Context: an optimization exercise on an open-source flow, tuned for small area and a short achievable clock period. The choices shown serve that exercise and are no tape-out recipe. Only simulation tests tie the RTL to the original design; equivalence was not proved. Power is estimated from default activity; no workload was simulated.

ff_map.png
Scale bar: 100 um. Other sequential cells in the stronger grey, the rest of the logic in the fainter grey.
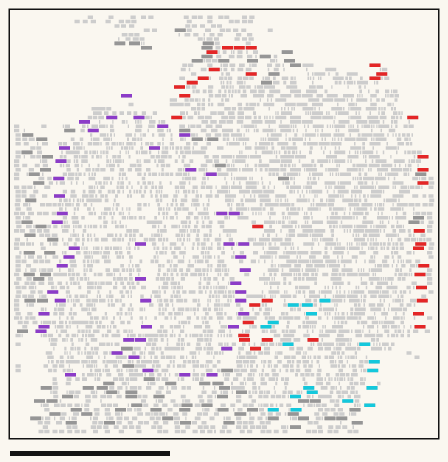
gates.png
Scale bar: 100 um.
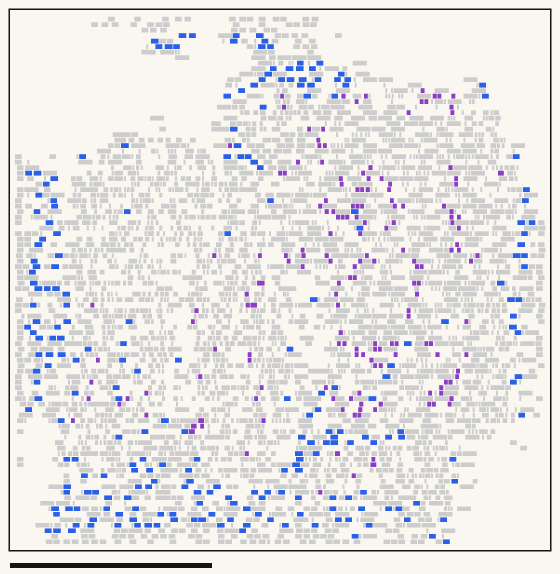
route_heat.png
The die is cut into 27 by 27 equal tiles; black is low, pale yellow is high, scaled to the fullest tile. Values are wire area over tile area, all layers added.
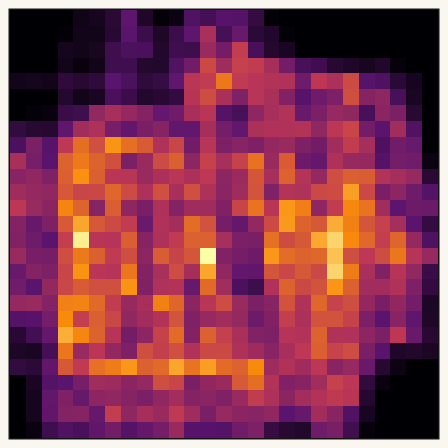
placed.png
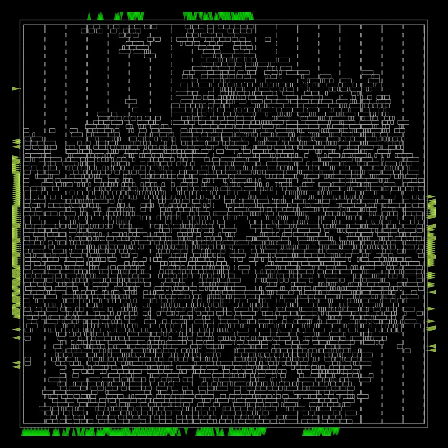
m2.png
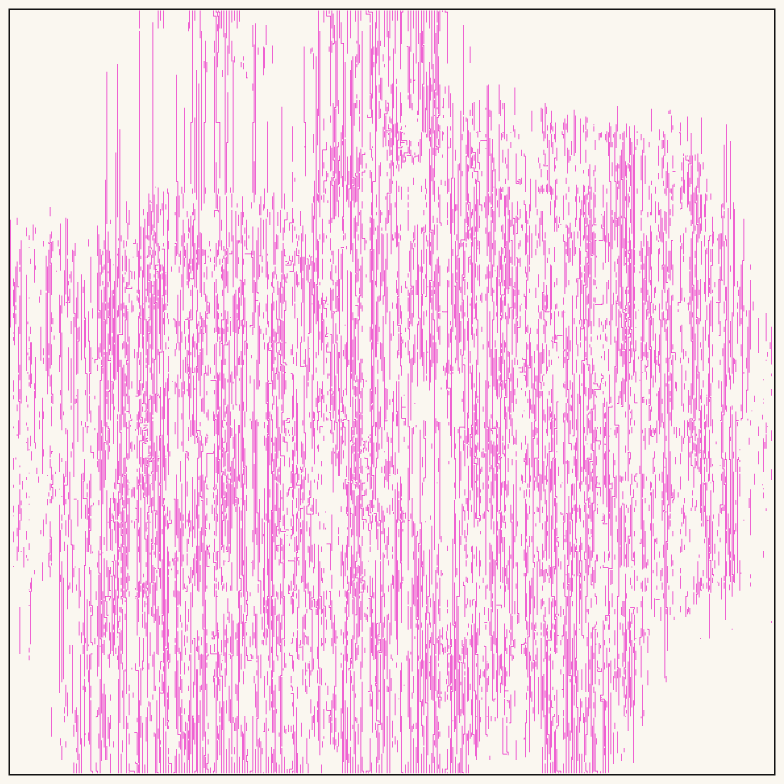
**flow/config.mk**
```make
export PLATFORM = sky130hd
export DESIGN_NAME = DSP
export DESIGN_NICKNAME = DSP
export VERILOG_FILES = /design/flow/design.v
export SDC_FILE = /design/flow/constraint.sdc
export NUM_CORES = 4
export LEC_CHECK = 0
export CAP_MARGIN = 20
export CORE_MARGIN = 2
export CORE_UTILIZATION = 40
export SLEW_MARGIN = 20
```
**flow/constraint.sdc**
```tcl
create_clock -name core_clock -period 9.0 [get_ports {CLK}]
set_input_delay 1.8000 -clock core_clock [delete_from_list [all_inputs] [get_ports {CLK}]]
set_output_delay 1.8000 -clock core_clock [all_outputs]
set_load 0.01 [all_outputs]
```
**flow/design.v**
```verilog
module D_FF_with_mux (clk,rst,CEN,D,Q);
    parameter WIDTH = 18;   
    parameter RSTTYPE = "SYNC" ;   
    parameter REG = 1 ;   
    input clk,rst,CEN;
    input [WIDTH-1:0] D;
    output reg [WIDTH-1:0] Q;
    generate 
        if (REG) begin
            if (RSTTYPE == "ASYNC") begin
                always @(posedge clk or posedge rst) begin
                    if (rst) begin
                        Q <= 0;
                    end
                    else if(CEN) begin
                        Q <= D;
                    end
                end
            end
            else if (RSTTYPE == "SYNC") begin    
            always @(posedge clk) begin
                if (rst) begin
                     Q <= 0;
                end
                else if(CEN) begin
                    Q <= D;
                end
            end
        end
        end
        else begin
            always @(*) begin    
                if(!REG) begin
                    Q = D;
                end
            end
        end
    endgenerate
endmodule
module DSP #(
    parameter A0REG = 0,    
    parameter A1REG = 1,    
    parameter B0REG = 0,    
    parameter B1REG = 1,    
    parameter CREG = 1,    
    parameter DREG = 1,     
    parameter MREG = 1,     
    parameter PREG = 1,     
    parameter CARRYINREG = 1,   
    parameter CARRYOUTREG = 1,  
    parameter OPMODEREG = 1,    
    parameter CARRYINSEL = "OPMODE5",    
    parameter B_INPUT = "DIRECT",        
    parameter RSTTYPE = "SYNC" 
) (
    input CLK,
    input [7:0] OPMODE,
    input CEA , CEB , CEC , CECARRYIN , CED , CEM , CEP , CEOPMODE,           
    input RSTA , RSTB , RSTC , RSTCARRYIN , RSTD , RSTM , RSTP , RSTOPMODE,   
    input [17:0] A , B , D,
    input [47:0] C,
    input [47:0] PCIN,
    input CARRYIN,
    input [17:0] BCIN,
    output [35:0] M,
    output [47:0] P , PCOUT,
    output  CARRYOUT , CARRYOUTF,
    output [17:0] BCOUT
);
    wire [7:0] OPMODE_reg_out;
    wire [17:0] B0_reg_out , B1_reg_out , A0_reg_out , A1_reg_out , D_reg_out;
    wire CIN;
    wire [47:0] C_reg_out , D_A_B_concat;
    reg [17:0] B0;
    reg [17:0] pre_adder_out , MUX_TO_B1REG;
    reg [35:0] multiplier_out;
    reg carry_cascade_out , cout_post_adder;
    reg [47:0] out_x , out_z;
    reg [47:0] post_adder_out;
    always @(*) begin
        if(B_INPUT == "DIRECT") begin
            B0 = B;
        end
        else if(B_INPUT == "CASCADE") begin
            B0 = BCIN;
        end
        else begin
            B0 = 0;
        end
    end
    D_FF_with_mux #(8,RSTTYPE,OPMODEREG) OPMODE_reg(CLK,RSTOPMODE,CEOPMODE,OPMODE,OPMODE_reg_out);
    D_FF_with_mux #(18,RSTTYPE,A0REG) A0_reg(CLK,RSTA,CEA,A,A0_reg_out);
    D_FF_with_mux #(18,RSTTYPE,B0REG) B0_reg(CLK,RSTB,CEB,B0,B0_reg_out);
    D_FF_with_mux #(48,RSTTYPE,CREG) C_reg(CLK,RSTC,CEC,C,C_reg_out);
    D_FF_with_mux #(18,RSTTYPE,DREG) D_reg(CLK,RSTD,CED,D,D_reg_out);
    always @(*) begin
        case (OPMODE_reg_out[6])
            0: pre_adder_out = B0_reg_out + D_reg_out;
            1: pre_adder_out = D_reg_out - B0_reg_out;
        endcase
    end
    always @(*) begin
        case (OPMODE_reg_out[4])
            0: MUX_TO_B1REG = B0_reg_out;
            1: MUX_TO_B1REG = pre_adder_out;
        endcase
    end
    D_FF_with_mux #(18,RSTTYPE,B1REG) B1_reg(CLK,RSTB,CEB,MUX_TO_B1REG,B1_reg_out);
    D_FF_with_mux #(18,RSTTYPE,A1REG) A1_reg(CLK,RSTA,CEA,A0_reg_out,A1_reg_out);
    always @(*) begin
        multiplier_out = B1_reg_out * A1_reg_out;
    end
    D_FF_with_mux #(36,RSTTYPE,MREG) M_reg(CLK,RSTM,CEM,multiplier_out,M);
    always @(*) begin
        if (CARRYINSEL == "OPMODE5") begin
            carry_cascade_out = OPMODE_reg_out[5];
        end
        else if (CARRYINSEL == "CARRYIN") begin
            carry_cascade_out = CARRYIN;
        end
        else begin
            carry_cascade_out = 'b0;
        end
    end
    D_FF_with_mux #(1,RSTTYPE,CARRYINREG) CYI_reg(CLK,RSTCARRYIN,CECARRYIN,carry_cascade_out,CIN);
    assign D_A_B_concat = {D_reg_out[11:0] , A0_reg_out[17:0] , B0_reg_out[17:0]};
    always @(*) begin
        case (OPMODE_reg_out[1:0])
            2'b00: out_x = 48'b0;
            2'b01: out_x = M;
            2'b10: out_x = P;
            2'b11: out_x = D_A_B_concat;
        endcase
    end
    always @(*) begin
        case (OPMODE_reg_out[3:2])
            2'b00: out_z = 48'b0;
            2'b01: out_z = PCIN;
            2'b10: out_z = P;
            2'b11: out_z = C_reg_out; 
        endcase
    end
    always @(*) begin
        case (OPMODE_reg_out[7])
            0: {cout_post_adder,post_adder_out} = out_x + out_z + CIN;
            1: {cout_post_adder,post_adder_out} = out_z - (out_x + CIN);
        endcase
    end
     D_FF_with_mux #(1,RSTTYPE,CARRYOUTREG) CYO_reg(CLK,RSTCARRYIN,CECARRYIN,cout_post_adder,CARRYOUT);
     D_FF_with_mux #(48,RSTTYPE,PREG) P_reg(CLK,RSTP,CEP,post_adder_out,P);
     assign PCOUT = P;
     assign CARRYOUTF = CARRYOUT;
     assign BCOUT = B1_reg_out;
endmodule
```
**flow/run.sh**
```bash
#!/bin/bash
# synth_recipe.tcl (not shown) runs the flow's synth.tcl, then flattens the netlist and writes it again
# the make line also repeats each setting of config.mk as NAME=value (left out here)
make -C /OpenROAD-flow-scripts/flow DESIGN_CONFIG=/design/flow/config.mk WORK_HOME=/design/flow/orfs CLKGATE_MAP_FILE= SYNTH_SCRIPT=/design/flow/synth_recipe.tcl finish
```
==> out/metrics.yaml <==
placed_design:
  gp_congestion: 0.920
  place_inst: 4401
  dpl.hpwl_um: 73000
  port_buffers: 326
  dpl-instance-area_um2: 31300
clock_network:
  clkSinkCount: 196
  cts-root-buf: "clkbuf_16"
  clk_latency_ns: 0.52
  ctsResizeCount: 0
  ctsHoldBuffers: 0
  cts_tree: "done"
  cts_max_level: 4
  cts_setup_buffers: 0
  numCtsBuffers: 17
  clk_pin_slew_ns: 0.08
  clock_path_buffers: 2
route:
  drt_iter0_markers: 1804
  first_pass_iters: 7
  antenna_left: 0
  drc_errors: 0
  avgViaCountPerCell: 5.39
worst_hold_path:
  holdCritPathClass: "reg2reg"
  hold_depth: 2
  min_to: "M_reg.Q[29]"
  worstHoldStart: "M_reg.Q[29]"
setup_path:
  path_buf_inv: 3
  critPathKind: "reg2reg"
  reg2reg_to: "M_reg.Q[34]"
  worstPathArrival_ns: 7.71
  critPathRequiredTime_ns: 9.41
  path_cells: "nand2_1 > fa_1 > fa_1 > inv_1 > fa_1 > fa_1 > fa_1 > inv_1 > fa_1 > inv_1 > ha_1 > a21o_1 > a21o_1 > a2111oi_0 > o41ai_1 > a211o_1 > a21o_1 > a21oi_1 > o21ai_1 > xor2_1 > a22o_1"
  r2r-start: "A1_reg.Q[3]"
  worst_setup_path_end_kind: "register"
  critical_path.max_stage_delay_ns: 0.90
  r2r_cells: 21
  r2r_setup_slack_ns: 1.69
  start_kind: "register"
  cpMostUsedCell: "fa_1"
  cpLargestDelayFamily: "adder cells"
  slowest_stage: "dfxtp_1"
  path_max_fanout: 19
synthesis:
  ys_seq_area_frac: 0.142
  synth_edf_count: 0
  syn_area_um2: 27700
  synthDistinctLibCells: 83
  synth-simple-area-share: 0.153
  synth_compound_area_frac: 0.160
  synth_top_family_by_area: "adder cells"
  syn_nets: 4062
  synth.avg_cell_area_um2: 8.28
  synth-main-ff-cell: "dfxtp_1"
  synthAdderAreaFrac: 0.310
  async_flop_share: 0
  ys_seq_elements: 196
  synthMuxAreaShare: 0.0914
  ys_warn_count: 7
  synth_xor_area_frac: 0.0434
  synth_cells: 3340
sta:
  tightest_slew_ns: 1.26
  rsz0062_at_grt: "no"
  finalHoldViolCount: 0
  report.final.slew_viol_count: 0
  slew_headroom: 0.158
  fin_skew_ns: 0.0183
  post-route-period-util: 0.812
  final.setup.tns_ns: 0
  fmax_mhz: 137
  period_minus_slack_ns: 7.31
  setup_viol_count_final: 0
power_and_ir_drop:
  power_frac_seq: 0.272
  total_power_mw: 4.03
  switching_share: 0.430
  comb_power_share: 0.512
  powerDensity_nw_per_um2: 126
  power.switching_mw: 1.73
  p_int_mw: 2.30
  p_leak_nw: 15.0
  clkPwrFrac: 0.216
  peakVddDrop_mv: 0.116
floorplanning:
  rows: 96
  io_pins: 346
  die_y_um: 267
  die_w_um: 267
  die_area_um2: 71300
  start_util: 0.403
final_layout:
  nFillCells: 6856
  drive_gt1_frac: 0.0554
  stdcell_area_um2: 31900
  final_cell_mix: "453 x inv_1, 320 x clkdlybuf4s50_1, 292 x nand2_1"
  mostFrequentLayoutCell: "inv_1"
  multi_input_area_um2: 21000
  nets: 4211
  seqCellArea_um2: 3930
  syn2layout_area_growth_pct: 15.5
outcome:
  status: "no timing/DRC/antenna violations"
global_route:
  grt_pass1_wl_um: 142000
  grt_max_degree: 53
  grt_pass1_vias: 23568
  grt.overflow.total: 0
  antenna_found_initial: 1
flow_run:
  max_cap_violations: 0
Notes on ff_map.png above:
netlist name	colour	flops
`P_reg.Q`	purple	48
`M_reg.Q`	red	36
`B1_reg.Q`	cyan	18
not coloured	94
seq pwr: 1.09 mW
sequential cell area share: 0.123

Notes on gates.png above:
family	colour	cells	most used
and/or cells	purple	170	and2_1
mux cells	blue	242	mux2i_1

Notes on route_heat.png above:
fullest tile	0.58
nearly empty tiles	11%
tiles over half the peak	26%
mean over tiles	0.21
Vias: 23903
Total Routing Usage GR: 0.262
final wirelength: 92900 um
WL/cell: 21.0 um

Notes on placed.png above:
fin cells: 4436
core area: 68600 um^2
Layout Utilization: 0.466
n_taps: 931

Notes on m2.png above:
longest straight run	86.0 um
share of all routed wire	47%
wire length on this layer	43.3 mm
nets with wire on the layer	3422
main direction	vertical
met2 GRT Util: 0.437

[Yosys cell counts, types with 24 or more instances]
master,n,share of area
buf_1,29,0.0039
nor3_1,36,0.0065
ha_1,267,0.12
dfxtp_1,196,0.14
o21bai_1,28,0.0076
inv_1,453,0.061
a211oi_1,50,0.014
and2_1,139,0.031
a21o_1,70,0.019
buf_4,49,0.013
nand2_1,292,0.040
nor2_1,285,0.039
nand3_1,24,0.0043
nand4_1,24,0.0054
o21ai_0,62,0.011
clkbuf_1,154,0.021
nor2b_1,38,0.0086
a21oi_1,156,0.028
mux2i_1,157,0.057
xnor2_1,98,0.031
xor2_1,39,0.012
a22o_1,65,0.021
mux2_2,83,0.034
fa_1,261,0.19
a22oi_1,26,0.0071
[per-layer routing]
layer	GRT usage	vias up	wire length, um
met4	0.0768	0	2480
met2	0.437	713	43300
li1	-	11358	-
met3	0.0463	131	5610
met5	0	-	0
met1	0.345	11701	41500
[power groups by stage]
stage,clock [mW],combinational [mW],sequential [mW]
after floorplan,0,1.41,1.04
after global placement,0,2.02,1.11
after detailed placement,0,2.03,1.11
after CTS,0.896,2.05,1.09
after global routing,0.918,2.27,1.10
final,0.871,2.06,1.09
[through the flow]
step	utilization	worst slack [ns]	hold slack (ns)
floorplan	-	2.36	0.454
global placement	0.457	1.78	0.467
CTS	0.466	1.73	0.485
finish	0.466	1.69	0.483
detailed placement	0.457	1.73	0.462
global route	0.466	1.38	0.520
[flip-flops by register name, summed over array words and instances (netlist names)]
signal and flops:
CYI_reg.Q 1, CYO_reg.Q 1, D_reg.Q 18, M_reg.Q 36, B1_reg.Q 18, C_reg.Q 48, A1_reg.Q 18, OPMODE_reg.Q 8
P_reg.Q 48
[layout make-up]
class / count / area share
sequential: 196 / 0.123
multi-input combinational: 2453 / 0.657
clock buffer: 20 / 0.0146
antenna: 3 / 0.000235
clock inverter: 12 / 0.00497
tap: 931 / 0.0365
inverter: 456 / 0.0536
timing repair buffer: 365 / 0.110
[worst max path at each step]
stage                              to  slack [ns]  cells past startpoint    startpoint
final                     M_reg.Q[34]        1.69                     21   A1_reg.Q[3]
after global routing      M_reg.Q[34]        1.38                     21   A1_reg.Q[3]
after floorplan           M_reg.Q[32]        2.36                     23  B1_reg.Q[16]
after detailed placement  M_reg.Q[34]        1.73                     21   A1_reg.Q[4]
after CTS                 M_reg.Q[34]        1.73                     21   A1_reg.Q[4]
after global placement    M_reg.Q[33]        1.78                     20  B1_reg.Q[10]
[cells by family after synthesis]
kind of cell,Yosys count
fa+ha+maj,528
compound gates,635
buf+inv,691
mux,242
simple gates,911
flops,196
xor+xnor,137
[tightest hold or removal path, cell delays in order (launching register included)]
cell and delay, ns:
dfxtp_1 0.33, nand2_1 0.06, o21ai_1 0.05

what the ideal ports hide:
In the flow no input, the clock included, has a driving cell. The finished layout below was timed again as built, in two steps.
Step 1 sets driving cells, clkbuf_16 on the clock port and buf_2 on the other inputs (assumed; they add their load-dependent delay and slew).
Step 2 times the ports against the registers' clock, not the clock port: input delays grow and output delays shrink by t, the midpoint of the rising clock arrivals with the driver on.
Three values: ideal, step 1, step 2; two values: the first two.
t (ns): 0.568
setup slack, ns: 1.692 / 1.692 / 1.692
worst setup path after step 2: register to register
latest minus earliest clock arrival (ns): 0.018 / 0.019
worst register clock-pin slew, ns: 0.09 / 0.09
After both steps this run still meets setup and hold. For this run, drivers alone change the setup slack by 0.000 ns; drivers and shift together by 0.000 ns.
